This design comes from an exercise in tuning for small area and a short achievable clock period on the open sky130 flow, not from production work.
The RTL was checked by simulation tests, not by an equivalence proof against the original design.
Some runs may be left out. An edit can pass the tests and still lose a function that they never use.
No activity file was given, so power comes from the tool's default toggle rates.

**design.v**
```verilog
module top (
    clk, reset,
    imem_addr, imem_rdata,
    rf_we, rf_waddr, rf_wdata,
    dmem_we, dmem_waddr, dmem_wdata
);
input         clk, reset;
output [31:0] imem_addr;
input  [31:0] imem_rdata;
output        rf_we;
output [4:0]  rf_waddr;
output [31:0] rf_wdata;
output        dmem_we;
output [5:0]  dmem_waddr;
output [31:0] dmem_wdata;
wire [31:0] ins = imem_rdata;
wire [6:0]  op  = ins[6:0];
wire [2:0]  f3  = ins[14:12];
wire [6:0]  f7  = ins[31:25];
wire [4:0]  ra  = ins[19:15];
wire [4:0]  rb  = ins[24:20];
wire [4:0]  rd  = ins[11:7];
genvar g;
reg  [31:0]       pc;
reg  [32*32-1:32] rf_q;           
reg  [31:1]       rf_v;
reg  [64*32-1:0]  dm_q;           
reg  [63:0]       dm_v;
wire f3_alu = (f3 == 3'b000) | (f3 == 3'b110) | (f3 == 3'b111);
wire is_r   = (op == 7'b0110011) & f3_alu &
              ((f7 == 7'b0000000) | ((f7 == 7'b0100000) & (f3 == 3'b000)));
wire is_i   = (op == 7'b0010011) & f3_alu;
wire is_lw  = (op == 7'b0000011) & (f3 == 3'b010);
wire is_sw  = (op == 7'b0100011) & (f3 == 3'b010);
wire is_beq = (op == 7'b1100011) & (f3 == 3'b000);
wire f3_lw  = (f3 == 3'b010);     
wire [31:0] a, b;
wire [31:1] ra_seln, rb_seln;
generate
    for (g = 1; g < 32; g = g + 1) begin : RSEL
        assign ra_seln[g] = ~((ra == g) & rf_v[g]);
        assign rb_seln[g] = ~((rb == g) & rf_v[g]);
    end
endgenerate
wire [31:0] rf_v0 = {rf_v, 1'b0};
rd31 rda (.seln(ra_seln), .zn(rf_v0[ra]), .d(rf_q), .q(a));
rd31 rdb (.seln(rb_seln), .zn(rf_v0[rb]), .d(rf_q), .q(b));
wire [31:0] imm_i = {{20{ins[31]}}, ins[31:20]};
wire        sub   = ins[5] & ins[30];             
wire [31:0] opb   = ins[5] ? b : imm_i;           
wire [31:0] sum;
add32 addr (.a(a), .b(opb ^ {32{sub}}), .cin(sub), .s(sum));
wire [31:0] alu   = f3[2] ? (f3[0] ? (a & opb) : (a | opb)) : sum;
wire [7:0]  imm_m = ins[5] ? {ins[27:25], ins[11:7]} : ins[27:20];    
wire [7:0]  maddr = a[7:0] + imm_m;
wire [5:0]  mw    = maddr[7:2];
wire [63:0] msel;
sad_dec sad (.x(a[7:0]), .y(imm_m), .en(dm_v & {64{f3_lw}}), .sel(msel));
wire [31:0] res;
rd64 rdm (.sel(msel), .d(dm_q), .xn(~(alu & {32{~f3_lw}})), .q(res));
assign rf_we      = (is_r | is_i | is_lw) & (rd != 5'b0);
assign rf_waddr   = rd;
assign rf_wdata   = res;
assign dmem_we    = is_sw;
assign dmem_waddr = mw;
assign dmem_wdata = b;
assign imem_addr  = pc;
wire [31:0] imm_b = {{19{ins[31]}}, ins[31], ins[7], ins[30:25], ins[11:8], 1'b0};
wire        taken = is_beq & (a == b);
wire [31:0] npc   = taken ? pc + imm_b : pc + 32'd4;
always @(posedge clk or posedge reset) begin
    if (reset) pc <= 32'b0;
    else       pc <= npc;
end
wire [31:1] rf_wsel;
wire [63:0] dm_wsel;
generate
    for (g = 1; g < 32; g = g + 1) begin : RFS
        assign rf_wsel[g] = rf_we & (rd == g);
    end
    for (g = 0; g < 64; g = g + 1) begin : DMS
        assign dm_wsel[g] = is_sw & (mw == g);
    end
endgenerate
always @(posedge clk or posedge reset) begin
    if (reset) begin
        rf_v <= 31'b0;
        dm_v <= 64'b0;
    end else begin
        rf_v <= rf_v | rf_wsel;
        dm_v <= dm_v | dm_wsel;
    end
end
wire [32*32-1:32] rf_d;
wire [64*32-1:0]  dm_d;
generate
    for (g = 1; g < 32; g = g + 1) begin : RFH
        hold_word h (.we(rf_wsel[g]), .wen(~rf_wsel[g]), .d(res), .q(rf_q[32*g +: 32]), .x(rf_d[32*g +: 32]));
    end
    for (g = 0; g < 64; g = g + 1) begin : DMH
        hold_word h (.we(dm_wsel[g]), .wen(~dm_wsel[g]), .d(b), .q(dm_q[32*g +: 32]), .x(dm_d[32*g +: 32]));
    end
endgenerate
always @(posedge clk) begin
    rf_q <= rf_d;
    dm_q <= dm_d;
end
endmodule
module hold_word (we, wen, d, q, x);
input         we, wen;
input  [31:0] d, q;
output [31:0] x;
generate
    genvar i;
    for (i = 0; i < 32; i = i + 1) begin : B
        hold_bit hb (.we(we), .wen(wen), .d(d[i]), .q(q[i]), .x(x[i]));
    end
endgenerate
endmodule
module hold_bit (we, wen, d, q, x);
input  we, wen, d, q;
output x;
assign x = (we & d) | (wen & q);
endmodule
module rd31 (seln, zn, d, q);
input  [31:1]       seln;
input               zn;           
input  [32*32-1:32] d;
output [31:0]       q;
genvar i, k;
generate
    for (i = 0; i < 32; i = i + 1) begin : B
        wire [15:0] z;            
        wire [7:0]  w;
        wire [1:0]  v;
        for (k = 0; k < 15; k = k + 1) begin : L1
            c_o22ai u (.a1(seln[2*k+1]), .a2(d[32*(2*k+1) + i]),
                       .b1(seln[2*k+2]), .b2(d[32*(2*k+2) + i]), .y(z[k]));
        end
        c_o21ai u31 (.a1(seln[31]), .a2(d[32*31 + i]), .b1(zn), .y(z[15]));
        for (k = 0; k < 8; k = k + 1) begin : L2
            c_nor2 u (.a(z[2*k]), .b(z[2*k+1]), .y(w[k]));
        end
        c_nand4 u3a (.a(w[0]), .b(w[1]), .c(w[2]), .d(w[3]), .y(v[0]));
        c_nand4 u3b (.a(w[4]), .b(w[5]), .c(w[6]), .d(w[7]), .y(v[1]));
        c_nor2 u4 (.a(v[0]), .b(v[1]), .y(q[i]));
    end
endgenerate
endmodule
module rd64 (sel, d, xn, q);
input  [63:0]       sel;
input  [64*32-1:0]  d;
input  [31:0]       xn;           
output [31:0]       q;
genvar i, k;
generate
    for (i = 0; i < 32; i = i + 1) begin : B
        wire [21:0] l1;
        wire [5:0]  l2;
        wire [1:0]  l3;
        for (k = 0; k < 21; k = k + 1) begin : L1
            c_a222oi u (.a1(sel[3*k]), .a2(d[32*(3*k) + i]),
                        .b1(sel[3*k+1]), .b2(d[32*(3*k+1) + i]),
                        .c1(sel[3*k+2]), .c2(d[32*(3*k+2) + i]), .y(l1[k]));
        end
        c_nand2 u63 (.a(sel[63]), .b(d[32*63 + i]), .y(l1[21]));
        for (k = 0; k < 5; k = k + 1) begin : L2
            c_nand4 u (.a(l1[4*k]), .b(l1[4*k+1]), .c(l1[4*k+2]), .d(l1[4*k+3]), .y(l2[k]));
        end
        c_nand2 u2 (.a(l1[20]), .b(l1[21]), .y(l2[5]));
        c_nor3 u3a (.a(l2[0]), .b(l2[1]), .c(l2[2]), .y(l3[0]));
        c_nor3 u3b (.a(l2[3]), .b(l2[4]), .c(l2[5]), .y(l3[1]));
        c_nand3 u4 (.a(l3[0]), .b(l3[1]), .c(xn[i]), .y(q[i]));
    end
endgenerate
endmodule
module c_o22ai (a1, a2, b1, b2, y);
input  a1, a2, b1, b2;
output y;
assign y = ~((a1 | a2) & (b1 | b2));
endmodule
module c_nor2 (a, b, y);
input  a, b;
output y;
assign y = ~(a | b);
endmodule
module c_o21ai (a1, a2, b1, y);
input  a1, a2, b1;
output y;
assign y = ~((a1 | a2) & b1);
endmodule
module c_nand4 (a, b, c, d, y);
input  a, b, c, d;
output y;
assign y = ~(a & b & c & d);
endmodule
module sad_dec (x, y, en, sel);
input  [7:0]  x, y;
input  [63:0] en;
output [63:0] sel;
wire [7:0] p, gg, t;
genvar g;
generate
    for (g = 0; g < 8; g = g + 1) begin : PGT
        cell_xor2 ux (.a(x[g]), .b(y[g]), .y(p[g]));
        cell_and2 ua (.a(x[g]), .b(y[g]), .y(gg[g]));
        cell_or2  uo (.a(x[g]), .b(y[g]), .y(t[g]));
    end
endgenerate
wire       c2 = gg[1] | (p[1] & gg[0]);
wire [1:0] e2 = {p[2] ^ c2, ~(p[2] ^ c2)};
wire [3:0] e3, e4, e5, e6, e7;
generate
    for (g = 0; g < 4; g = g + 1) begin : E
        assign e3[g] = ~(p[3] ^ g[1] ^ (g[0] ? gg[2] : t[2]));
        assign e4[g] = ~(p[4] ^ g[1] ^ (g[0] ? gg[3] : t[3]));
        assign e5[g] = ~(p[5] ^ g[1] ^ (g[0] ? gg[4] : t[4]));
        assign e6[g] = ~(p[6] ^ g[1] ^ (g[0] ? gg[5] : t[5]));
        assign e7[g] = ~(p[7] ^ g[1] ^ (g[0] ? gg[6] : t[6]));
    end
    for (g = 0; g < 64; g = g + 1) begin : S
        assign sel[g] = (en[g] & e2[g & 1] & e3[(g >> 0) & 3] & e4[(g >> 1) & 3] &
                        e5[(g >> 2) & 3] & e6[(g >> 3) & 3] & e7[(g >> 4) & 3]);
    end
endgenerate
endmodule
module cell_xor2 (a, b, y);
input a, b;
output y;
assign y = a ^ b;
endmodule
module cell_and2 (a, b, y);
input a, b;
output y;
assign y = a & b;
endmodule
module cell_or2 (a, b, y);
input a, b;
output y;
assign y = a | b;
endmodule
module add32 (a, b, cin, s);
input  [31:0] a, b;
input         cin;
output [31:0] s;
wire [31:0] p, g;
wire [31:0] G [0:5];
wire [31:0] P [0:5];
genvar l, i;
generate
    for (i = 0; i < 32; i = i + 1) begin : PG
        cell_xor2 ux (.a(a[i]), .b(b[i]), .y(p[i]));
        cell_and2 ua (.a(a[i]), .b(b[i]), .y(g[i]));
    end
endgenerate
c_ao21 ug0 (.a1(p[0]), .a2(cin), .b1(g[0]), .x(G[0][0]));
assign G[0][31:1] = g[31:1];
assign P[0] = p;
generate
    for (l = 0; l < 5; l = l + 1) begin : LV
        for (i = 0; i < 32; i = i + 1) begin : B
            if (i >= (1 << l)) begin : C
                c_ao21 ug (.a1(P[l][i]), .a2(G[l][i - (1 << l)]), .b1(G[l][i]), .x(G[l+1][i]));
                if (i >= (2 << l) && l < 4) begin : PP
                    cell_and2 up (.a(P[l][i]), .b(P[l][i - (1 << l)]), .y(P[l+1][i]));
                end else begin : NP
                    assign P[l+1][i] = 1'b0;
                end
            end else begin : N
                assign G[l+1][i] = G[l][i];
                assign P[l+1][i] = 1'b0;
            end
        end
    end
    for (i = 0; i < 32; i = i + 1) begin : S
        if (i == 0) begin : S0
            cell_xor2 us (.a(p[0]), .b(cin), .y(s[0]));
        end else begin : SI
            cell_xor2 us (.a(p[i]), .b(G[5][i-1]), .y(s[i]));
        end
    end
endgenerate
endmodule
module c_ao21 (a1, a2, b1, x);
input  a1, a2, b1;
output x;
assign x = (a1 & a2) | b1;
endmodule
module c_a222oi (a1, a2, b1, b2, c1, c2, y);
input  a1, a2, b1, b2, c1, c2;
output y;
assign y = ~((a1 & a2) | (b1 & b2) | (c1 & c2));
endmodule
module c_nand3 (a, b, c, y);
input  a, b, c;
output y;
assign y = ~(a & b & c);
endmodule
module c_nand2 (a, b, y);
input  a, b;
output y;
assign y = ~(a & b);
endmodule
module c_nor3 (a, b, c, y);
input  a, b, c;
output y;
assign y = ~(a | b | c);
endmodule
```
**run.sh**
```bash
#!/bin/bash
# synth_recipe.tcl (not shown) runs the flow's synth.tcl, then flattens the netlist and writes it again
# the make line also repeats each setting of config.mk as NAME=value (left out here)
make -C /OpenROAD-flow-scripts/flow DESIGN_CONFIG=/design/flow/config.mk WORK_HOME=/design/flow/orfs CLKGATE_MAP_FILE= SYNTH_SCRIPT=/design/flow/synth_recipe.tcl finish
```
**config.mk**
```make
export PLATFORM = sky130hd
export DESIGN_NAME = top
export DESIGN_NICKNAME = top
export VERILOG_FILES = /design/flow/design.v
export SDC_FILE = /design/flow/constraint.sdc
export NUM_CORES = 4
export LEC_CHECK = 0
export CAP_MARGIN = 20
export CORE_MARGIN = 2
export CORE_UTILIZATION = 55
export CTS_CLUSTER_DIAMETER = 80
export CTS_CLUSTER_SIZE = 25
export PLACE_DENSITY = 0.65
export SETUP_SLACK_MARGIN = 3
export SLEW_MARGIN = 20
export SYNTH_HIERARCHICAL = 1
```
**constraint.sdc**
```tcl
create_clock -name core_clock -period 13.0 [get_ports {clk}]
set_input_delay 2.6000 -clock core_clock [delete_from_list [all_inputs] [get_ports {clk}]]
set_output_delay 2.6000 -clock core_clock [all_outputs]
set_load 0.01 [all_outputs]
```
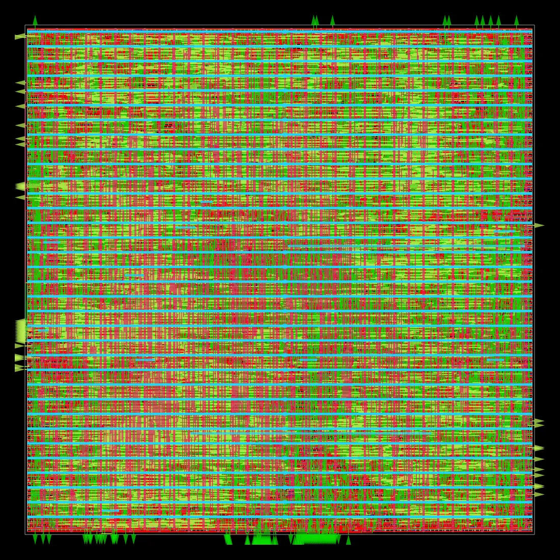
Figure 1: run 1, finished layout with every layer on.
overall die height: 471 um
Die ar.: 222000 um2
Routed WL: 557000 um
Final Util: 64.9%

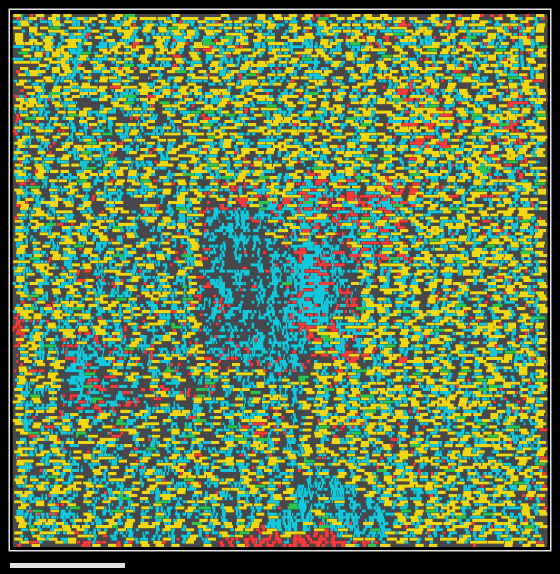
Figure 2: run 1, cells coloured by class.
Bar = 100 um. Fill, decap, tap and diode cells in grey.
Key: green = clock drivers and dummy loads [cells 210]; red = other buffers and delay cells [cells 1044]; yellow = flops [cells 3166]; cyan = combinational and other logic [cells 7494]

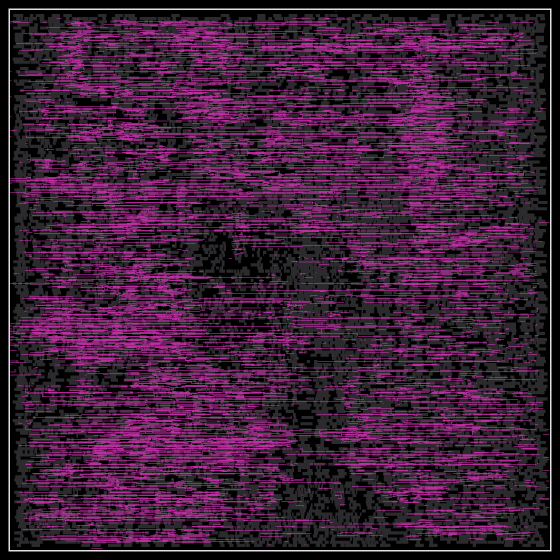
Figure 3: run 1, the metal 3 layer.
The wires run mostly horizontal. The layer carries 91.6 mm of wire. 2323 nets have wire on it.

==> impl_metrics.py, run 1 <==
metrics = {
    "status": {
        "status": "timing/DRC/antenna clean",
    },
    "synth": {
        "synth_top_family_by_area": "compound AO/OA/AOI/OAI gates",
        "syn_area_um2": 120000,
        "synth_compound_area_share_pct": 34.9,
        "ys_ff_latch": 3166,
        "synth_nets": 10800,
        "synth_area_leader_cell": "dfxtp_1",
        "async_flop_share_pct": 3.98,
        "synthTopCellsByArea": "dfxtp_1 (51%), a22o_1 (22%), a222oi_1 (5.6%), o22ai_1 (5.0%), dfrtp_1 (2.6%)",
        "yosys.area_share.simple_pct": 8.36,
        "synth_commonest_cells": "a22o_1 (3040), dfxtp_1 (3040), o22ai_1 (961), nor2_1 (718), a222oi_1 (672)",
    },
    "worst_setup_path": {
        "worstPathRequired_ns": 10.40,
        "critPathArrivalTime_ns": 8.92,
        "end_kind": "output port",
        "worstSetupPathType": "input port to output port",
        "path_max_fanout": 32,
    },
    "grt": {
        "grt_remaining_overflow": 0,
        "antenna_found_initial": 18,
        "grt_pass1_wl_um": 780000,
        "track_usage_pct": 47.3,
        "grt_pass1_vias": 105000,
        "grt_start_max_net_pins": 70,
    },
    "timing": {
        "grt_setup_unrepaired": "yes",
        "fmax_ghz": 0.0868,
        "period_share_pct": 88.6,
        "min_period_ns": 11.52,
        "worst_pin_slew_ns": 1.27,
        "max-slew-margin-rel_pct": 15.4,
    },
    "final_layout": {
        "clock_buffer_count": 176,
        "inv_count": 115,
        "diodes": 9,
        "final_cell_mix": "a22o_1 (3040), dfxtp_1 (3040), o22ai_1 (961), buf_4 (702), a222oi_1 (672)",
        "stdcell_area_um2": 141000,
        "finalNonFillerCells": 14800,
        "drive_above_1_share_pct": 13.2,
        "nets": 11900,
        "multi_input_cells": 7379,
        "seq_share_pct": 45.4,
        "multi_input_area_um2": 58300,
        "design.seq.count": 3166,
        "fillers": 17000,
        "n_all_buffers": 1044,
        "final-clk-cell-share_pct": 3.23,
        "ff_latch_area_um2": 64000,
        "largest_class": "sequential cells",
    },
    "place": {
        "place_hpwl_um": 356000,
        "dp_cells": 14300,
        "port_buffers": 141,
        "gp_congestion": 1.03,
    },
    "power": {
        "leakagePower_nw": 56.2,
        "powerDensity_nw_per_um2": 116,
        "power_mw": 16.3,
        "peakVddDrop_v": 0.000137,
    },
    "clock_tree": {
        "clkTransAtPathRegs_ns": 0.08,
        "cts_tree": "built",
        "ctsRootBufferMaster": "clkbuf_16",
        "htree_levels": 4,
        "cts_buffers": 154,
    },
    "detailed_routing": {
        "num_vias": 116000,
        "drtAntennaViolNets": 0,
        "wire_per_inst_um": 37.7,
    },
    "floorplanning": {
        "start_util_pct": 55.3,
        "tap_cells": 2854,
        "die_width_um": 471,
    },
    "job": {
        "max_cap_violations": 0,
    },
}
run 1: worst max-delay path, cell delays in order:
cell and delay (ns):
clkbuf_4 0.22, and3b_2 0.31, nand3_1 0.15, buf_12 0.22, o22ai_1 0.11, nor2_2 0.24
nand4_1 0.50, buf_4 0.35, nor2_4 0.27, xor2_4 0.31, buf_6 0.16, xor2_4 0.10
nand3_2 0.11, buf_6 0.15, nor3_4 0.10, buf_6 0.13, buf_8 0.13, buf_4 0.13
a222oi_1 0.52, nand4_1 0.78, nor3_4 0.78, buf_6 0.19, nand3_4 0.13, buf_6 0.18
run 1: Yosys stat by module, one instance, submodules excluded, a selection:
| module | cells | cell area, um2 |
|---|---|---|
| c_a222oi | 1 | 10.0 |
| hold_bit | 1 | 8.76 |
| c_nor3 | 1 | 10.0 |
| c_nand2 | 1 | 3.75 |
| c_nor2 | 1 | 3.75 |
| cell_or2 | 1 | 6.26 |
| c_nand4 | 1 | 6.26 |
| sad_dec | 149 | 931 |
| c_nand3 | 1 | 5.00 |
| c_o22ai | 1 | 6.26 |
| c_o21ai | 1 | 5.00 |
| cell_and2 | 1 | 6.26 |
| top | 4505 | 72100 |
run 1: metal layers:
layer | up-vias | global-route usage, % | wire, um
met1 | 57200 | 62.1 | 203000
met4 | 24 | 27.4 | 40700
met3 | 1656 | 19.1 | 91600
li1 | 47000 | - | -
met5 | - | 1.49 | 575
met2 | 9658 | 64.9 | 221000
run 1: report_power, final:
group	total (mW)	switching (mW)	internal (mW)
sequential	9.75	0.0297	9.72
clock	5.68	3.31	2.37
combinational	0.915	0.620	0.295
run 1: worst paths after layout:
kind | startpoint | endpoint | slack, ns | cells after the start
max | imem_rdata[19] | rf_wdata[29] | 1.48 | 24
min | dm_v[50] | dm_v[50] | 0.46 | 1
max reg2reg | rf_v[23] | rf_q[285] | 5.42 | 25
min reg2reg | dm_v[50] | dm_v[50] | 0.46 | 1
max in group asynchronous | reset | dm_v[22] | 9.30 | 3
min in group asynchronous | reset | pc[29] | 2.19 | 2
run 1: registers in the layout, indices dropped and copies added, names as in the netlist:
name and count:
dm_v 64, rf_q 992, pc 31, dm_q 2048
rf_v 31
run 1: repair_timing:
item	in CTS	in global routing
setup endpoints to repair	61	33
pin swaps	152	169
resized for setup	336	167
cloned	11	15
hold buffers	0	0
buffers inserted	116	107
==> run 2, diff against run 1 <==
--- a/design.v
+++ b/design.v
@@ -37,12 +37,14 @@
 wire [31:0] a, b;
-wire [31:1] ra_seln, rb_seln;
+wire [31:1] ra_sel, rb_sel;
 generate
     for (g = 1; g < 32; g = g + 1) begin : RSEL
-        assign ra_seln[g] = ~((ra == g) & rf_v[g]);
-        assign rb_seln[g] = ~((rb == g) & rf_v[g]);
+        assign ra_sel[g] = (ra == g) & rf_v[g];
+        assign rb_sel[g] = (rb == g) & rf_v[g];
     end
 endgenerate
-wire [31:0] rf_v0 = {rf_v, 1'b0};
-rd31 rda (.seln(ra_seln), .zn(rf_v0[ra]), .d(rf_q), .q(a));
-rd31 rdb (.seln(rb_seln), .zn(rf_v0[rb]), .d(rf_q), .q(b));
+wire [31:0] an, bn;
+rd31 rda (.sel(ra_sel), .d(rf_q), .qn(an));
+rd31 rdb (.sel(rb_sel), .d(rf_q), .qn(bn));
+assign a = ~an;
+assign b = ~bn;
 wire [31:0] imm_i = {{20{ins[31]}}, ins[31:20]};
@@ -124,7 +126,6 @@
 endmodule
-module rd31 (seln, zn, d, q);
-input  [31:1]       seln;
-input               zn;           
+module rd31 (sel, d, qn);
+input  [31:1]       sel;
 input  [32*32-1:32] d;
-output [31:0]       q;
+output [31:0]       qn;           
 genvar i, k;
@@ -132,16 +133,14 @@
     for (i = 0; i < 32; i = i + 1) begin : B
-        wire [15:0] z;            
-        wire [7:0]  w;
-        wire [1:0]  v;
-        for (k = 0; k < 15; k = k + 1) begin : L1
-            c_o22ai u (.a1(seln[2*k+1]), .a2(d[32*(2*k+1) + i]),
-                       .b1(seln[2*k+2]), .b2(d[32*(2*k+2) + i]), .y(z[k]));
-        end
-        c_o21ai u31 (.a1(seln[31]), .a2(d[32*31 + i]), .b1(zn), .y(z[15]));
-        for (k = 0; k < 8; k = k + 1) begin : L2
-            c_nor2 u (.a(z[2*k]), .b(z[2*k+1]), .y(w[k]));
+        wire [10:0] l1;
+        wire [2:0]  l2;
+        for (k = 0; k < 10; k = k + 1) begin : L1
+            c_a222oi u (.a1(sel[3*k+1]), .a2(d[32*(3*k+1) + i]),
+                        .b1(sel[3*k+2]), .b2(d[32*(3*k+2) + i]),
+                        .c1(sel[3*k+3]), .c2(d[32*(3*k+3) + i]), .y(l1[k]));
         end
-        c_nand4 u3a (.a(w[0]), .b(w[1]), .c(w[2]), .d(w[3]), .y(v[0]));
-        c_nand4 u3b (.a(w[4]), .b(w[5]), .c(w[6]), .d(w[7]), .y(v[1]));
-        c_nor2 u4 (.a(v[0]), .b(v[1]), .y(q[i]));
+        c_nand2 u31 (.a(sel[31]), .b(d[32*31 + i]), .y(l1[10]));
+        c_nand4 u2a (.a(l1[0]), .b(l1[1]), .c(l1[2]), .d(l1[3]), .y(l2[0]));
+        c_nand4 u2b (.a(l1[4]), .b(l1[5]), .c(l1[6]), .d(l1[7]), .y(l2[1]));
+        c_nand3 u2c (.a(l1[8]), .b(l1[9]), .c(l1[10]), .y(l2[2]));
+        c_nor3 u3 (.a(l2[0]), .b(l2[1]), .c(l2[2]), .y(qn[i]));
     end
@@ -176,21 +175,26 @@
 endmodule
-module c_o22ai (a1, a2, b1, b2, y);
-input  a1, a2, b1, b2;
+module c_a222oi (a1, a2, b1, b2, c1, c2, y);
+input  a1, a2, b1, b2, c1, c2;
 output y;
-assign y = ~((a1 | a2) & (b1 | b2));
+assign y = ~((a1 & a2) | (b1 & b2) | (c1 & c2));
 endmodule
-module c_nor2 (a, b, y);
-input  a, b;
+module c_nand4 (a, b, c, d, y);
+input  a, b, c, d;
 output y;
-assign y = ~(a | b);
+assign y = ~(a & b & c & d);
 endmodule
-module c_o21ai (a1, a2, b1, y);
-input  a1, a2, b1;
+module c_nand3 (a, b, c, y);
+input  a, b, c;
 output y;
-assign y = ~((a1 | a2) & b1);
+assign y = ~(a & b & c);
 endmodule
-module c_nand4 (a, b, c, d, y);
-input  a, b, c, d;
+module c_nand2 (a, b, y);
+input  a, b;
 output y;
-assign y = ~(a & b & c & d);
+assign y = ~(a & b);
+endmodule
+module c_nor3 (a, b, c, y);
+input  a, b, c;
+output y;
+assign y = ~(a | b | c);
 endmodule
@@ -221,4 +225,4 @@
     for (g = 0; g < 64; g = g + 1) begin : S
-        assign sel[g] = (en[g] & e2[g & 1] & e3[(g >> 0) & 3] & e4[(g >> 1) & 3] &
-                        e5[(g >> 2) & 3] & e6[(g >> 3) & 3] & e7[(g >> 4) & 3]);
+        assign sel[g] = en[g] & e2[g & 1] & e3[(g >> 0) & 3] & e4[(g >> 1) & 3] &
+                        e5[(g >> 2) & 3] & e6[(g >> 3) & 3] & e7[(g >> 4) & 3];
     end
@@ -288,21 +292 @@
 endmodule
-module c_a222oi (a1, a2, b1, b2, c1, c2, y);
-input  a1, a2, b1, b2, c1, c2;
-output y;
-assign y = ~((a1 & a2) | (b1 & b2) | (c1 & c2));
-endmodule
-module c_nand3 (a, b, c, y);
-input  a, b, c;
-output y;
-assign y = ~(a & b & c);
-endmodule
-module c_nand2 (a, b, y);
-input  a, b;
-output y;
-assign y = ~(a & b);
-endmodule
-module c_nor3 (a, b, c, y);
-input  a, b, c;
-output y;
-assign y = ~(a | b | c);
-endmodule
--- a/config.mk
+++ b/config.mk
@@ -9,6 +9,6 @@
 export CORE_MARGIN = 2
-export CORE_UTILIZATION = 55
+export CORE_UTILIZATION = 57
 export CTS_CLUSTER_DIAMETER = 80
 export CTS_CLUSTER_SIZE = 25
-export PLACE_DENSITY = 0.65
+export PLACE_DENSITY = 0.67
 export SETUP_SLACK_MARGIN = 3
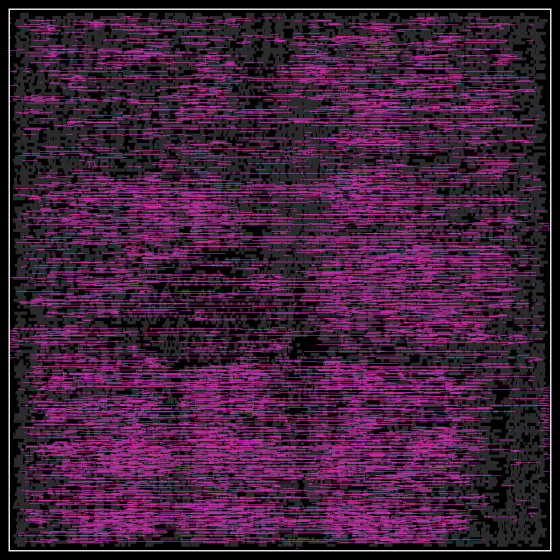
Figure 4: run 2, the metal 3 layer.
The layer holds 17% of the routed length. The wires run mostly horizontal.

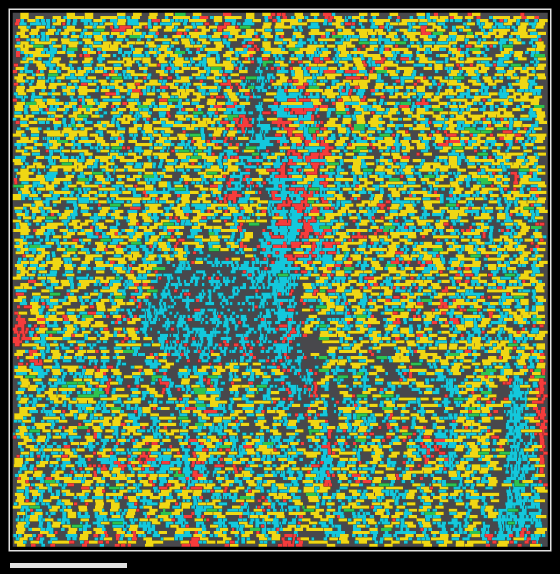
Figure 5: run 2, cells coloured by class.
Bar = 100 um. Fill, decap, tap and diode cells in grey.
Key: red = other buffers and delay cells [cells 1250]; yellow = flops [cells 3166]; green = clock drivers and dummy loads [cells 214]; cyan = combinational and other logic [cells 6796]

==> run 2 against run 1 <==
Effect of this change:
- critical path depth is the same
- global-route usage rose by 0.54 points
- still clean on timing, DRC and antenna
- clock power down 0.9%
- critical path type unchanged
- first-iteration DRC count up 16%
- combinational power down 6.2%
- non-clock buffer count increased by 206
==> impl_metrics.py, run 2 <==
metrics = {
    "final_layout": {
        "final_util_pct": 68.2,
        "area_growth_pct": 19.3,
        "final-clk-cell-share_pct": 3.20,
        "multi_input_cells": 6647,
        "design.seq.count": 3166,
        "largest_class": "sequential cells",
        "largest_reg_flops": 2048,
        "reg_top3": "dm_q (2048), rf_q (992), dm_v (64)",
        "n_all_buffers": 1250,
        "seq_share_pct": 44.9,
        "nets": 11400,
        "drive_above_1_share_pct": 17.1,
        "finalNonFillerCells": 14200,
        "multi_input_area_um2": 57900,
        "ff_latch_area_um2": 64000,
        "final_cell_mix": "a22o_1 (3040), dfxtp_1 (3040), a222oi_1 (1312), buf_4 (818), nand4_1 (303)",
        "inv_count": 149,
        "regMostFlops": "dm_q",
        "clock_buffer_count": 173,
        "diodes": 9,
        "fillers": 15500,
        "stdcell_area_um2": 143000,
    },
    "grt": {
        "grt_pass1_vias": 107000,
        "grt_remaining_overflow": 0,
        "met2_usage_pct": 65.1,
        "met1_usage_pct": 63.2,
        "grtUsageMet3_pct": 19.8,
        "grt.busiest_layer": "met2",
        "grt_pass1_wl_um": 760000,
        "grt_start_max_net_pins": 70,
        "antenna_found_initial": 16,
        "track_usage_pct": 47.8,
    },
    "power": {
        "p_comb_share_pct": 5.3,
        "seq_power_share_pct": 60.0,
        "leakagePower_nw": 56.7,
        "p_clk_share_pct": 34.7,
        "power_mw": 16.2,
        "peakVddDrop_v": 0.000155,
        "p_sw_mw": 3.89,
        "internal_power_mw": 12.3,
        "switching_share_pct": 23.9,
    },
    "timing": {
        "fmax_ghz": 0.0903,
        "setup_viol": 0,
        "grt_setup_unrepaired": "yes",
        "period_share_pct": 85.2,
        "min_period_ns": 11.08,
        "worst_pin_slew_ns": 1.16,
        "max-slew-margin-rel_pct": 22.9,
    },
    "worst_setup_path": {
        "r2r_cells": 20,
        "cp_slowest_cell": "a222oi_1",
        "path_max_fanout": 8,
        "worstSetupPathType": "input port to output port",
        "r2r-end": "dm_q[430]",
        "crit_path_cell_trace": "buf_12, and3_4, and3_4, buf_6, a222oi_1, nand4_1, nor3_4, inv_2, and2_4, a21oi_4, buf_12, xor2_4, buf_12, buf_12, buf_6, buf_4, nor3_4, buf_4, a222oi_1, nand4_1, nor3_4, nand3_4, buf_6, buf_6",
        "critical_path.endpoint": "rf_wdata[18]",
        "cpPeakStageDelay_ns": 0.67,
        "critPathArrivalTime_ns": 8.48,
        "end_kind": "output port",
        "startpoint": "imem_rdata[16]",
        "rr_startpoint": "rf_v[21]",
        "worstPathRequired_ns": 10.40,
        "regToRegSetupSlack_ns": 6.30,
    },
    "detailed_routing": {
        "routed_wl_um": 539000,
        "top_layer_used": "met5",
        "wire_per_inst_um": 37.9,
        "drtAntennaViolNets": 0,
        "num_vias": 115000,
        "m1WireLength_um": 195000,
        "wl_met3_um": 94000,
        "routed-wl-met2_um": 212000,
    },
    "place": {
        "place_area_um2": 131000,
        "gp_congestion": 1.02,
        "port_buffers": 141,
        "dp_cells": 13600,
        "place_hpwl_um": 339000,
        "place_ws_ns": -0.104,
    },
    "floorplanning": {
        "die-area_um2": 213000,
        "dieHeight_um": 462,
        "start_util_pct": 57.2,
        "io_pins": 143,
        "core_um2": 209000,
        "die_width_um": 462,
        "tap_cells": 2805,
    },
    "synth": {
        "synth_commonest_cells": "a22o_1 (3040), dfxtp_1 (3040), a222oi_1 (1312), nand2_1 (311), nand4_1 (303)",
        "synth_nets": 10100,
        "synth_area_leader_cell": "dfxtp_1",
        "ys_ff_latch": 3166,
        "postSynthCellCount": 10000,
        "syn_area_um2": 120000,
        "async_flop_share_pct": 3.98,
        "synthTopCellsByArea": "dfxtp_1 (51%), a22o_1 (22%), a222oi_1 (11%), dfrtp_1 (2.6%), nand4_1 (1.6%)",
    },
    "status": {
        "status": "timing/DRC/antenna clean",
    },
    "clock_tree": {
        "clkTransAtPathRegs_ns": 0.09,
        "cts_tree": "built",
        "htree_levels": 4,
        "cts_buffers": 154,
        "ctsRootBufferMaster": "clkbuf_16",
    },
    "job": {
        "max_cap_violations": 0,
    },
}
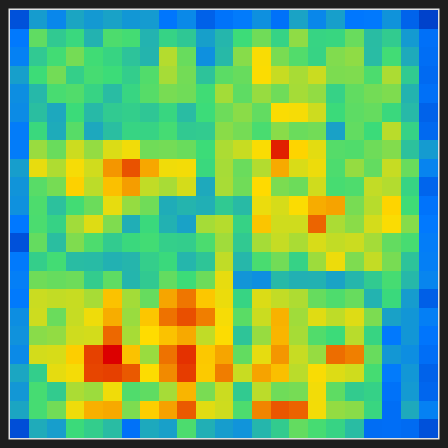
Figure 6: run 2, signal metal coverage by tile.
23 x 23 tiles, from dark blue (low) to red (high), scaled to the fullest tile. Values are wire area over tile area, all layers added.
The densest ninth of the die: bottom middle. The mean over all tiles is 0.47. 60% of the tiles are over half the peak. The fullest tile reaches 0.87.

[run 2: cell count changes in the layout (fill, tap and decap cells not counted), moves of 69 or more]
cell	previous run	this run
o22ai_1	961	1
a222oi_1	672	1312
nor2_1	642	103
buf_4	702	818
buf_6	108	191
nand3_1	67	136
[run 2: repair_timing]
| item | in CTS | in global routing |
|---|---|---|
| buffers inserted | 264 | 113 |
| endpoints found under the setup margin | 44 | 34 |
| gates cloned | 14 | 10 |
| hold buffers | 0 | 0 |
| resized for setup | 611 | 229 |
| pin swaps | 349 | 220 |
[run 2: per-module statistics from Yosys, one instance, submodules excluded, a selection]
module / cell area [um2] / flip-flops and latches / copies in the design
c_nand4: 6.26 / 0 / 288
cell_and2: 6.26 / 0 / 132
top: 72400 / 3166 / 1
sad_dec: 931 / 0 / 1
c_nand2: 3.75 / 0 / 128
c_ao21: 7.51 / 0 / 125
cell_or2: 6.26 / 0 / 5
c_a222oi: 10.0 / 0 / 1312
c_nand3: 5.00 / 0 / 96
hold_bit: 8.76 / 0 / 3040
c_nor3: 10.0 / 0 / 128
cell_xor2: 8.76 / 0 / 71
[run 2: critical path, delay by kind of cell]
kind	cells	cell delay, ns
buf+inv	11	1.49
xor+xnor	1	0.16
simple gates	9	3.01
compound gates	3	1.17
[run 2: cell families after synthesis]
family,after synthesis,synth area share (%)
compound gates,4717,35.4
xor+xnor,213,1.57
fa+ha+maj,70,0.672
buf+inv,242,0.814
flops,3166,53.5
mux,22,0.211
other cells,1,0.00314
simple gates,1618,7.81
[run 2: worst min path at each step]
stage / startpoint / depth (start not counted) / endpoint / slack, ns
4_1_cts: dm_v[25] / 1 / dm_v[25] / 0.46
3_3_place_gp: dm_v[57] / 1 / dm_v[57] / 0.43
6_report: dm_v[17] / 1 / dm_v[17] / 0.46
3_5_place_dp: dm_v[25] / 1 / dm_v[25] / 0.44
5_1_grt: dm_v[20] / 1 / dm_v[20] / 0.47
2_1_floorplan: dm_v[16] / 1 / dm_v[16] / 0.42
[run 2: power by group through the flow]
stage	Combinational (mW)	Clock [mW]	Sequential, mW
final	0.858	5.63	9.75
after CTS	0.790	5.60	9.75
after detailed placement	0.698	0	9.97
after global placement	0.689	0	9.97
after floorplan	0.373	0	9.97
after global routing	0.885	5.93	9.75
==> run 3: a larger rewrite; changed files in full <==
==> design.v <==
module top (
    clk, reset,
    imem_addr, imem_rdata,
    rf_we, rf_waddr, rf_wdata,
    dmem_we, dmem_waddr, dmem_wdata
);
input         clk, reset;
output [31:0] imem_addr;
input  [31:0] imem_rdata;
output        rf_we;
output [4:0]  rf_waddr;
output [31:0] rf_wdata;
output        dmem_we;
output [5:0]  dmem_waddr;
output [31:0] dmem_wdata;
wire [31:0] ins = imem_rdata;
wire [6:0]  op  = ins[6:0];
wire [2:0]  f3  = ins[14:12];
wire [6:0]  f7  = ins[31:25];
wire [4:0]  ra  = ins[19:15];
wire [4:0]  rb  = ins[24:20];
wire [4:0]  rd  = ins[11:7];
genvar g;
reg  [31:0]       pc;
reg  [32*32-1:32] rf_q;           
reg  [31:1]       rf_v;
reg  [64*32-1:0]  dm_q;           
reg  [63:0]       dm_v;
wire f3_alu = (f3 == 3'b000) | (f3 == 3'b110) | (f3 == 3'b111);
wire is_r   = (op == 7'b0110011) & f3_alu &
              ((f7 == 7'b0000000) | ((f7 == 7'b0100000) & (f3 == 3'b000)));
wire is_i   = (op == 7'b0010011) & f3_alu;
wire is_lw  = (op == 7'b0000011) & (f3 == 3'b010);
wire is_sw  = (op == 7'b0100011) & (f3 == 3'b010);
wire is_beq = (op == 7'b1100011) & (f3 == 3'b000);
wire f3_lw  = (f3 == 3'b010);     
wire [31:0] a, b;
wire [31:1] ra_seln, rb_seln;
generate
    for (g = 1; g < 32; g = g + 1) begin : RSEL
        assign ra_seln[g] = ~((ra == g) & rf_v[g]);
        assign rb_seln[g] = ~((rb == g) & rf_v[g]);
    end
endgenerate
rd31 rda (.seln(ra_seln), .none(&ra_seln), .d(rf_q), .q(a));
rd31 rdb (.seln(rb_seln), .none(&rb_seln), .d(rf_q), .q(b));
wire [31:0] imm_i = {{20{ins[31]}}, ins[31:20]};
wire        sub   = ins[5] & ins[30];             
wire [31:0] opb   = ins[5] ? b : imm_i;           
wire [31:0] sum;
add32 addr (.a(a), .b(opb ^ {32{sub}}), .cin(sub), .s(sum));
wire [31:0] alu   = f3[2] ? (f3[0] ? (a & opb) : (a | opb)) : sum;
wire [7:0]  imm_m = ins[5] ? {ins[27:25], ins[11:7]} : ins[27:20];    
wire [7:0]  maddr = a[7:0] + imm_m;
wire [5:0]  mw    = maddr[7:2];
wire [63:0] mseln;
sad_dec sad (.x(a[7:0]), .y(imm_m), .seln(mseln));
wire [31:0] res;
rd64 rdm (.seln(mseln), .d(dm_q), .v(dm_v & {64{f3_lw}}), .x(alu & {32{~f3_lw}}), .q(res));
assign rf_we      = (is_r | is_i | is_lw) & (rd != 5'b0);
assign rf_waddr   = rd;
assign rf_wdata   = res;
assign dmem_we    = is_sw;
assign dmem_waddr = mw;
assign dmem_wdata = b;
assign imem_addr  = pc;
wire [31:0] imm_b = {{19{ins[31]}}, ins[31], ins[7], ins[30:25], ins[11:8], 1'b0};
wire        taken = is_beq & (a == b);
wire [31:0] npc   = taken ? pc + imm_b : pc + 32'd4;
always @(posedge clk or posedge reset) begin
    if (reset) pc <= 32'b0;
    else       pc <= npc;
end
wire [31:1] rf_wsel;
wire [63:0] dm_wsel;
generate
    for (g = 1; g < 32; g = g + 1) begin : RFS
        assign rf_wsel[g] = rf_we & (rd == g);
    end
    for (g = 0; g < 64; g = g + 1) begin : DMS
        assign dm_wsel[g] = is_sw & (mw == g);
    end
endgenerate
always @(posedge clk or posedge reset) begin
    if (reset) begin
        rf_v <= 31'b0;
        dm_v <= 64'b0;
    end else begin
        rf_v <= rf_v | rf_wsel;
        dm_v <= dm_v | dm_wsel;
    end
end
wire [32*32-1:32] rf_d;
wire [64*32-1:0]  dm_d;
generate
    for (g = 1; g < 32; g = g + 1) begin : RFH
        hold_word h (.we(rf_wsel[g]), .wen(~rf_wsel[g]), .d(res), .q(rf_q[32*g +: 32]), .x(rf_d[32*g +: 32]));
    end
    for (g = 0; g < 64; g = g + 1) begin : DMH
        hold_word h (.we(dm_wsel[g]), .wen(~dm_wsel[g]), .d(b), .q(dm_q[32*g +: 32]), .x(dm_d[32*g +: 32]));
    end
endgenerate
always @(posedge clk) begin
    rf_q <= rf_d;
    dm_q <= dm_d;
end
endmodule
module hold_word (we, wen, d, q, x);
input         we, wen;
input  [31:0] d, q;
output [31:0] x;
generate
    genvar i;
    for (i = 0; i < 32; i = i + 1) begin : B
        hold_bit hb (.we(we), .wen(wen), .d(d[i]), .q(q[i]), .x(x[i]));
    end
endgenerate
endmodule
module hold_bit (we, wen, d, q, x);
input  we, wen, d, q;
output x;
assign x = (we & d) | (wen & q);
endmodule
module rd31 (seln, none, d, q);
input  [31:1]       seln;
input               none;         
input  [32*32-1:32] d;
output [31:0]       q;
genvar i, k;
generate
    for (i = 0; i < 32; i = i + 1) begin : B
        wire [15:0] z;            
        wire [7:0]  w;
        wire [1:0]  v;
        for (k = 0; k < 15; k = k + 1) begin : L1
            c_o22ai u (.a1(seln[2*k+1]), .a2(d[32*(2*k+1) + i]),
                       .b1(seln[2*k+2]), .b2(d[32*(2*k+2) + i]), .y(z[k]));
        end
        c_nor2 u31 (.a(seln[31]), .b(d[32*31 + i]), .y(z[15]));
        for (k = 0; k < 8; k = k + 1) begin : L2
            c_nor2 u (.a(z[2*k]), .b(z[2*k+1]), .y(w[k]));
        end
        c_nand4 u3a (.a(w[0]), .b(w[1]), .c(w[2]), .d(w[3]), .y(v[0]));
        c_nand4 u3b (.a(w[4]), .b(w[5]), .c(w[6]), .d(w[7]), .y(v[1]));
        c_nor3 u4 (.a(v[0]), .b(v[1]), .c(none), .y(q[i]));
    end
endgenerate
endmodule
module c_nor3 (a, b, c, y);
input  a, b, c;
output y;
assign y = ~(a | b | c);
endmodule
module rd64 (seln, d, v, x, q);
input  [63:0]       seln;
input  [64*32-1:0]  d;
input  [63:0]       v;
input  [31:0]       x;
output [31:0]       q;
genvar i, k;
wire [1:0] uv;
generate
    for (i = 0; i < 33; i = i + 1) begin : B
        wire [31:0] z;            
        wire [15:0] w;
        wire [3:0]  t;
        wire [1:0]  u;
        for (k = 0; k < 32; k = k + 1) begin : L1
            if (i < 32) begin : D
                c_o22ai u (.a1(seln[2*k]), .a2(d[32*(2*k) + i]),
                           .b1(seln[2*k+1]), .b2(d[32*(2*k+1) + i]), .y(z[k]));
            end else begin : V
                c_o22ai u (.a1(seln[2*k]), .a2(v[2*k]),
                           .b1(seln[2*k+1]), .b2(v[2*k+1]), .y(z[k]));
            end
        end
        for (k = 0; k < 16; k = k + 1) begin : L2
            c_nor2 u (.a(z[2*k]), .b(z[2*k+1]), .y(w[k]));
        end
        for (k = 0; k < 4; k = k + 1) begin : L3
            c_nand4 u (.a(w[4*k]), .b(w[4*k+1]), .c(w[4*k+2]), .d(w[4*k+3]), .y(t[k]));
        end
        c_nor2 u4a (.a(t[0]), .b(t[1]), .y(u[0]));
        c_nor2 u4b (.a(t[2]), .b(t[3]), .y(u[1]));
        if (i < 32) begin : Q
            c_a41o u5 (.a1(u[0]), .a2(u[1]), .a3(uv[0]), .a4(uv[1]), .b1(x[i]), .x(q[i]));
        end else begin : VQ
            assign uv = u;
        end
    end
endgenerate
endmodule
module c_a41o (a1, a2, a3, a4, b1, x);
input  a1, a2, a3, a4, b1;
output x;
assign x = (a1 & a2 & a3 & a4) | b1;
endmodule
module c_o22ai (a1, a2, b1, b2, y);
input  a1, a2, b1, b2;
output y;
assign y = ~((a1 | a2) & (b1 | b2));
endmodule
module c_nor2 (a, b, y);
input  a, b;
output y;
assign y = ~(a | b);
endmodule
module c_nand4 (a, b, c, d, y);
input  a, b, c, d;
output y;
assign y = ~(a & b & c & d);
endmodule
module sad_dec (x, y, seln);
input  [7:0]  x, y;
output [63:0] seln;
wire [7:0] p, gg, t;
genvar g;
generate
    for (g = 0; g < 8; g = g + 1) begin : PGT
        cell_xor2 ux (.a(x[g]), .b(y[g]), .y(p[g]));
        cell_and2 ua (.a(x[g]), .b(y[g]), .y(gg[g]));
        cell_or2  uo (.a(x[g]), .b(y[g]), .y(t[g]));
    end
endgenerate
wire       c2 = gg[1] | (p[1] & gg[0]);
wire [1:0] e2 = {p[2] ^ c2, ~(p[2] ^ c2)};
wire [3:0] e3, e4, e5, e6, e7;
generate
    for (g = 0; g < 4; g = g + 1) begin : E
        assign e3[g] = ~(p[3] ^ g[1] ^ (g[0] ? gg[2] : t[2]));
        assign e4[g] = ~(p[4] ^ g[1] ^ (g[0] ? gg[3] : t[3]));
        assign e5[g] = ~(p[5] ^ g[1] ^ (g[0] ? gg[4] : t[4]));
        assign e6[g] = ~(p[6] ^ g[1] ^ (g[0] ? gg[5] : t[5]));
        assign e7[g] = ~(p[7] ^ g[1] ^ (g[0] ? gg[6] : t[6]));
    end
    for (g = 0; g < 64; g = g + 1) begin : S
        assign seln[g] = ~(e2[g & 1] & e3[(g >> 0) & 3] & e4[(g >> 1) & 3] &
                        e5[(g >> 2) & 3] & e6[(g >> 3) & 3] & e7[(g >> 4) & 3]);
    end
endgenerate
endmodule
module cell_xor2 (a, b, y);
input a, b;
output y;
assign y = a ^ b;
endmodule
module cell_and2 (a, b, y);
input a, b;
output y;
assign y = a & b;
endmodule
module cell_or2 (a, b, y);
input a, b;
output y;
assign y = a | b;
endmodule
module add32 (a, b, cin, s);
input  [31:0] a, b;
input         cin;
output [31:0] s;
wire [31:0] p, g;
wire [31:0] G [0:5];
wire [31:0] P [0:5];
genvar l, i;
generate
    for (i = 0; i < 32; i = i + 1) begin : PG
        cell_xor2 ux (.a(a[i]), .b(b[i]), .y(p[i]));
        cell_and2 ua (.a(a[i]), .b(b[i]), .y(g[i]));
    end
endgenerate
c_ao21 ug0 (.a1(p[0]), .a2(cin), .b1(g[0]), .x(G[0][0]));
assign G[0][31:1] = g[31:1];
assign P[0] = p;
generate
    for (l = 0; l < 5; l = l + 1) begin : LV
        for (i = 0; i < 32; i = i + 1) begin : B
            if (i >= (1 << l)) begin : C
                c_ao21 ug (.a1(P[l][i]), .a2(G[l][i - (1 << l)]), .b1(G[l][i]), .x(G[l+1][i]));
                if (i >= (2 << l) && l < 4) begin : PP
                    cell_and2 up (.a(P[l][i]), .b(P[l][i - (1 << l)]), .y(P[l+1][i]));
                end else begin : NP
                    assign P[l+1][i] = 1'b0;
                end
            end else begin : N
                assign G[l+1][i] = G[l][i];
                assign P[l+1][i] = 1'b0;
            end
        end
    end
    for (i = 0; i < 32; i = i + 1) begin : S
        if (i == 0) begin : S0
            cell_xor2 us (.a(p[0]), .b(cin), .y(s[0]));
        end else begin : SI
            cell_xor2 us (.a(p[i]), .b(G[5][i-1]), .y(s[i]));
        end
    end
endgenerate
endmodule
module c_ao21 (a1, a2, b1, x);
input  a1, a2, b1;
output x;
assign x = (a1 & a2) | b1;
endmodule
==> config.mk <==
export PLATFORM = sky130hd
export DESIGN_NAME = top
export DESIGN_NICKNAME = top
export VERILOG_FILES = /design/flow/design.v
export SDC_FILE = /design/flow/constraint.sdc
export NUM_CORES = 4
export LEC_CHECK = 0
export CAP_MARGIN = 20
export CORE_MARGIN = 2
export CORE_UTILIZATION = 60
export CTS_CLUSTER_DIAMETER = 80
export CTS_CLUSTER_SIZE = 25
export PLACE_DENSITY = 0.7
export SETUP_SLACK_MARGIN = 3
export SLEW_MARGIN = 20
export SYNTH_HIERARCHICAL = 1
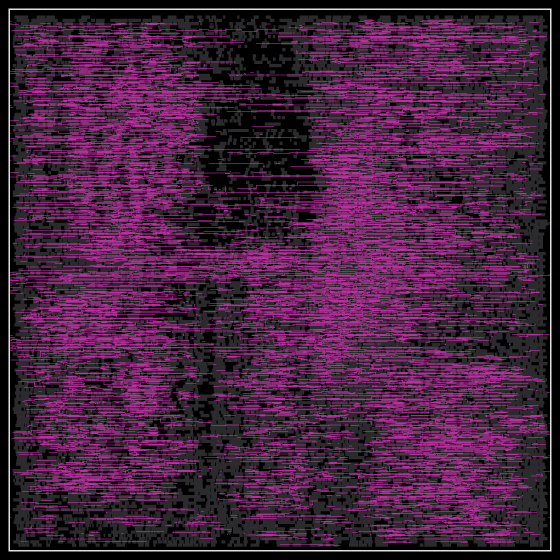
Figure 7: run 3, the metal 3 layer.
The layer holds 17% of the routed length. The layer carries 102 mm of wire.

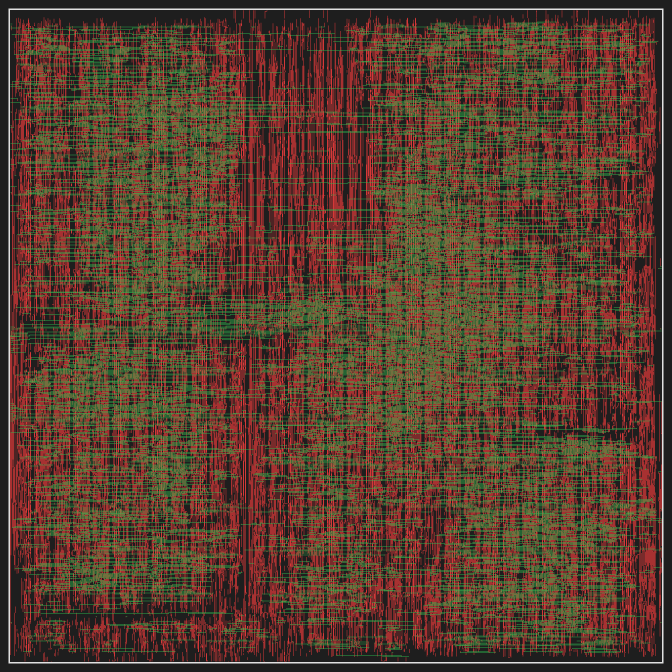
Figure 8: run 3, metal layers overlaid.
Two of the layers only.
Key: green = metal 3 [wire length 102 mm]; red = metal 2 [wire length 229 mm]

==> run 3 against run 2 <==
Effect of this change:
- combinational power rose to 3.0 times the previous value
- register-to-register slack worse by 0.31 ns
- sequential cell count stayed put
- sequential share of layout area fell by 1.3 points
- design area is 2.9% higher
- via count up 9.0%
- synthesized area rose by 1.3%
- global-route usage is 5.7 points higher
- first-iteration DRC count decreased by 5.8%
- core utilization up 5.1 points
- die area decreased by 3.7%
- critical path type unchanged
- largest power group unchanged
- highest routed layer unchanged
==> impl_metrics.py, run 3 <==
metrics = {
    "clock_tree": {
        "cts_hold_buffers": 0,
        "ctsRootBufferMaster": "clkbuf_16",
        "clock-sinks": 3166,
        "htree_levels": 4,
        "clkTransAtPathRegs_ns": 0.11,
        "cts_resized": 804,
        "worstSkewPairLatency_ns": 0.90,
        "cts_buffers": 156,
        "clk_path_buf_depth": 3,
        "cts_tree": "built",
        "post_cts_buffers": 320,
    },
    "synth": {
        "postSynthCellCount": 11500,
        "async_flop_share_pct": 3.98,
        "synth_top_area_share_pct": 50.2,
        "yosysSeqAreaShare_pct": 52.8,
        "ys_types": 73,
        "syn_area_um2": 121000,
        "synth_area_leader_cell": "dfxtp_1",
        "synthTopCellsByArea": "dfxtp_1 (50%), a22o_1 (22%), o22ai_1 (10%), nor2_1 (4.1%), dfrtp_1 (2.6%)",
        "ys_ff_latch": 3166,
        "synth_edf_count": 0,
        "synth_nets": 11600,
        "synth_commonest_cells": "a22o_1 (3042), dfxtp_1 (3040), o22ai_1 (2016), nor2_1 (1330), nand4_1 (301)",
    },
    "power": {
        "power_mw": 18.1,
        "powerDensity_nw_per_um2": 123,
        "leakagePower_nw": 60.1,
        "peakVddDrop_v": 0.000171,
    },
    "worst_setup_path": {
        "cp-start-kind": "input port",
        "crit_path_cell_trace": "buf_6, nor2b_4, buf_8, nand3_4, buf_8, o22ai_2, nor2_1, nand4_1, nor3_4, and2_4, a21oi_4, buf_12, xor2_4, buf_12, nand4_1, buf_6, buf_12, buf_4, o22ai_1, nor2_2, nand4_1, nor2_2, a41o_4, buf_6",
        "cpPeakStageDelay_ns": 0.79,
        "path_max_fanout": 8,
        "critPathArrivalTime_ns": 8.58,
        "cp_slowest_cell": "nand4_1",
        "worstPathRequired_ns": 10.40,
        "worstSetupPathType": "input port to output port",
        "cpLargestDelayFamily": "simple AND/OR/NAND/NOR gates",
        "critPathBufInv": 9,
        "end_kind": "output port",
    },
    "final_layout": {
        "drive_above_1_share_pct": 16.6,
        "reg_top3": "dm_q (2048), rf_q (992), dm_v (64)",
        "ff_latch_area_um2": 64000,
        "area_growth_pct": 21.1,
        "final_common_cell": "a22o_1",
        "multi_input_area_um2": 61100,
        "nets": 13000,
        "regMostFlops": "dm_q",
        "fillers": 13700,
        "finalNonFillerCells": 15600,
        "final_util_pct": 73.3,
        "final_cell_mix": "a22o_1 (3042), dfxtp_1 (3040), o22ai_1 (1936), nor2_1 (1070), buf_4 (808)",
        "largest_reg_flops": 2048,
    },
    "timing": {
        "worst_pin_slew_ns": 1.31,
        "setup_viol": 0,
        "min_period_ns": 11.18,
        "holdWs_ns": 0.463,
        "max-slew-margin-rel_pct": 12.4,
        "finalSetupTns_ns": 0,
        "hold_viol_final": 0,
        "grt_setup_unrepaired": "yes",
        "fmax_ghz": 0.0894,
        "fin_skew_ns": 0.0593,
        "period_share_pct": 86.0,
    },
    "floorplanning": {
        "start_util_pct": 60.5,
        "die_width_um": 453,
        "rows": 164,
        "core_um2": 200000,
    },
    "detailed_routing": {
        "wire_per_inst_um": 37.8,
        "drtAntennaViolNets": 0,
        "routed_wl_um": 592000,
        "drtIter0Drc": 23600,
        "num_vias": 125000,
        "routed-wl-met2_um": 229000,
        "top_layer_used": "met5",
        "m1WireLength_um": 192000,
        "wl_met3_um": 102000,
    },
    "place": {
        "port_buffers": 141,
        "gp_congestion": 1.11,
        "place_hpwl_um": 353000,
        "place_ws_ns": 0.471,
        "dp_cells": 14800,
        "place_area_um2": 132000,
    },
    "grt": {
        "grt_pass1_wl_um": 815000,
        "track_usage_pct": 53.5,
        "grt_start_max_net_pins": 72,
        "grt_pass1_vias": 114000,
        "antenna_found_initial": 29,
        "grt_remaining_overflow": 0,
    },
    "job": {
        "max_cap_violations": 0,
    },
    "status": {
        "status": "timing/DRC/antenna clean",
    },
    "min_path": {
        "hold_class": "flop to flop",
    },
}
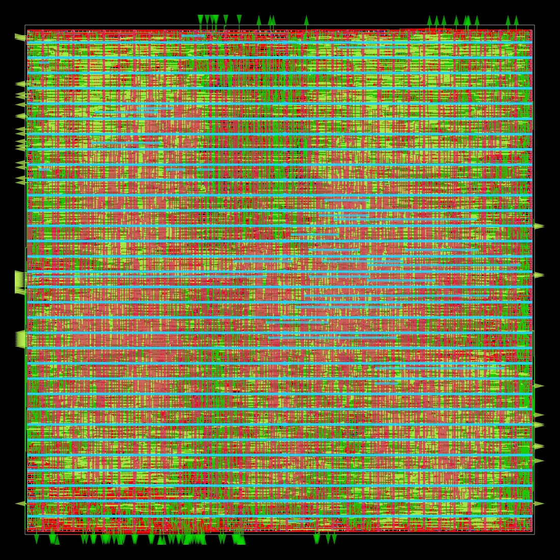
Figure 9: run 3, finished layout with every layer on.
Die ar.: 206000 um2
post-route cell area: 147000 um2
IO Pins: 143
overall die height: 453 um

## run 3: changes by cell type in the layout (fill, tap and decap cells not counted), sizes merged, moves of 31 or more
cell / change
o22ai: +2015
a222oi: -1312
nor2: +1154
and3: -121
nor3: -105
nand2: -72
inv: -63
and2: +62
buf: +41
nand3: -37
clkinv: -36
a21o: +33
a41o: +32
nor4b: -31
## run 3: area by class of cell
type,instances,area share [%]
multi-input cells,8233,41.7
inverters,52,0.138
flip-flops and latches,3166,43.6
clock buffers,175,2.79
well taps,2656,2.26
clock inverters,39,0.405
diodes,22,0.0375
repair buffers,1300,9.08
## run 3: report_power, final
| group | total, mW | internal [mW] | switching [mW] |
|---|---|---|---|
| Combinational | 2.57 | 0.746 | 1.82 |
| Sequential | 9.76 | 9.72 | 0.0379 |
| Clock | 5.75 | 2.35 | 3.40 |
## run 3: path summary, 6_finish.rpt
| check | startpoint | endpoint | slack [ns] | cells past startpoint |
|---|---|---|---|---|
| worst max-delay path | imem_rdata[16] | rf_wdata[8] | 1.82 | 24 |
| worst min-delay path | dm_v[1] | dm_v[1] | 0.46 | 1 |
| worst max register to register | rf_v[26] | dm_q[1807] | 5.99 | 17 |
| worst min register to register | dm_v[1] | dm_v[1] | 0.46 | 1 |
| max in group asynchronous | reset | rf_v[5] | 9.35 | 3 |
| min in group asynchronous | reset | pc[9] | 2.21 | 2 |
## run 3: kinds of logic after synthesis
family          Yosys count  synth area share, %
flops                  3166                 52.8
mux                      12                0.113
other cells               1              0.00309
xor+xnor                209                 1.53
buf+inv                 146                0.512
simple gates           2449                 9.46
fa+ha+maj                70                0.663
compound gates         5488                 34.9
## run 3: layer usage
| layer | vias up | track usage, % |
|---|---|---|
| met1 | 60000 | 63.5 |
| met4 | 56 | 44.4 |
| met5 | - | 2.26 |
| met2 | 12300 | 73.8 |
| met3 | 3441 | 23.6 |
| li1 | 49400 | - |
## run 3: modules after synthesis, one instance, submodules excluded, a selection
module	flops+latches	cells	area, um2
top	3166	4495	71800
sad_dec	0	131	777
c_a41o	0	1	10.0
c_nor3	0	1	10.0
cell_xor2	0	1	8.76
hold_bit	0	1	8.76
c_ao21	0	1	7.51
c_nand4	0	1	6.26
c_o22ai	0	1	6.26
cell_and2	0	1	6.26
cell_or2	0	1	6.26
c_nor2	0	1	3.75

[port drivers added, routing unchanged]
In the flow no input, the clock included, has a driving cell. The finished layouts below were timed again as built, in two steps.
Step 1 assumes that a clkbuf_16 drives the clock port and a buf_2 every other input.
Step 2 adds t to the input delays and takes it off the output delays; t is the mean of the earliest and latest rising clock arrival at the registers after step 1. Input paths then give back, and output paths get back, about the clock's delay inside the block.
Three values: no drivers, after step 1, after step 2; two values: the first two.
| run | t, ns | slack for setup (ns) | hold slack, ns | latest minus earliest clock arrival (ns) | worst slew at a driven data input, ns |
|---|---|---|---|---|---|
| run 1 | 0.961 | 1.476 / 1.368 / 1.368 | 0.461 / 0.461 / 0.461 | 0.044 / 0.044 | 0.17 |
| run 2 | 0.943 | 1.922 / 1.830 / 1.830 | 0.458 / 0.458 / 0.458 | 0.069 / 0.070 | 0.16 |
| run 3 | 0.985 | 1.815 / 1.760 / 1.760 | 0.463 / 0.463 / 0.463 | 0.060 / 0.060 | 0.07 |
After both steps setup and hold are still met in every run listed. For run 1, which loses most, drivers alone change the setup slack by -0.108 ns; drivers and shift together by -0.108 ns.
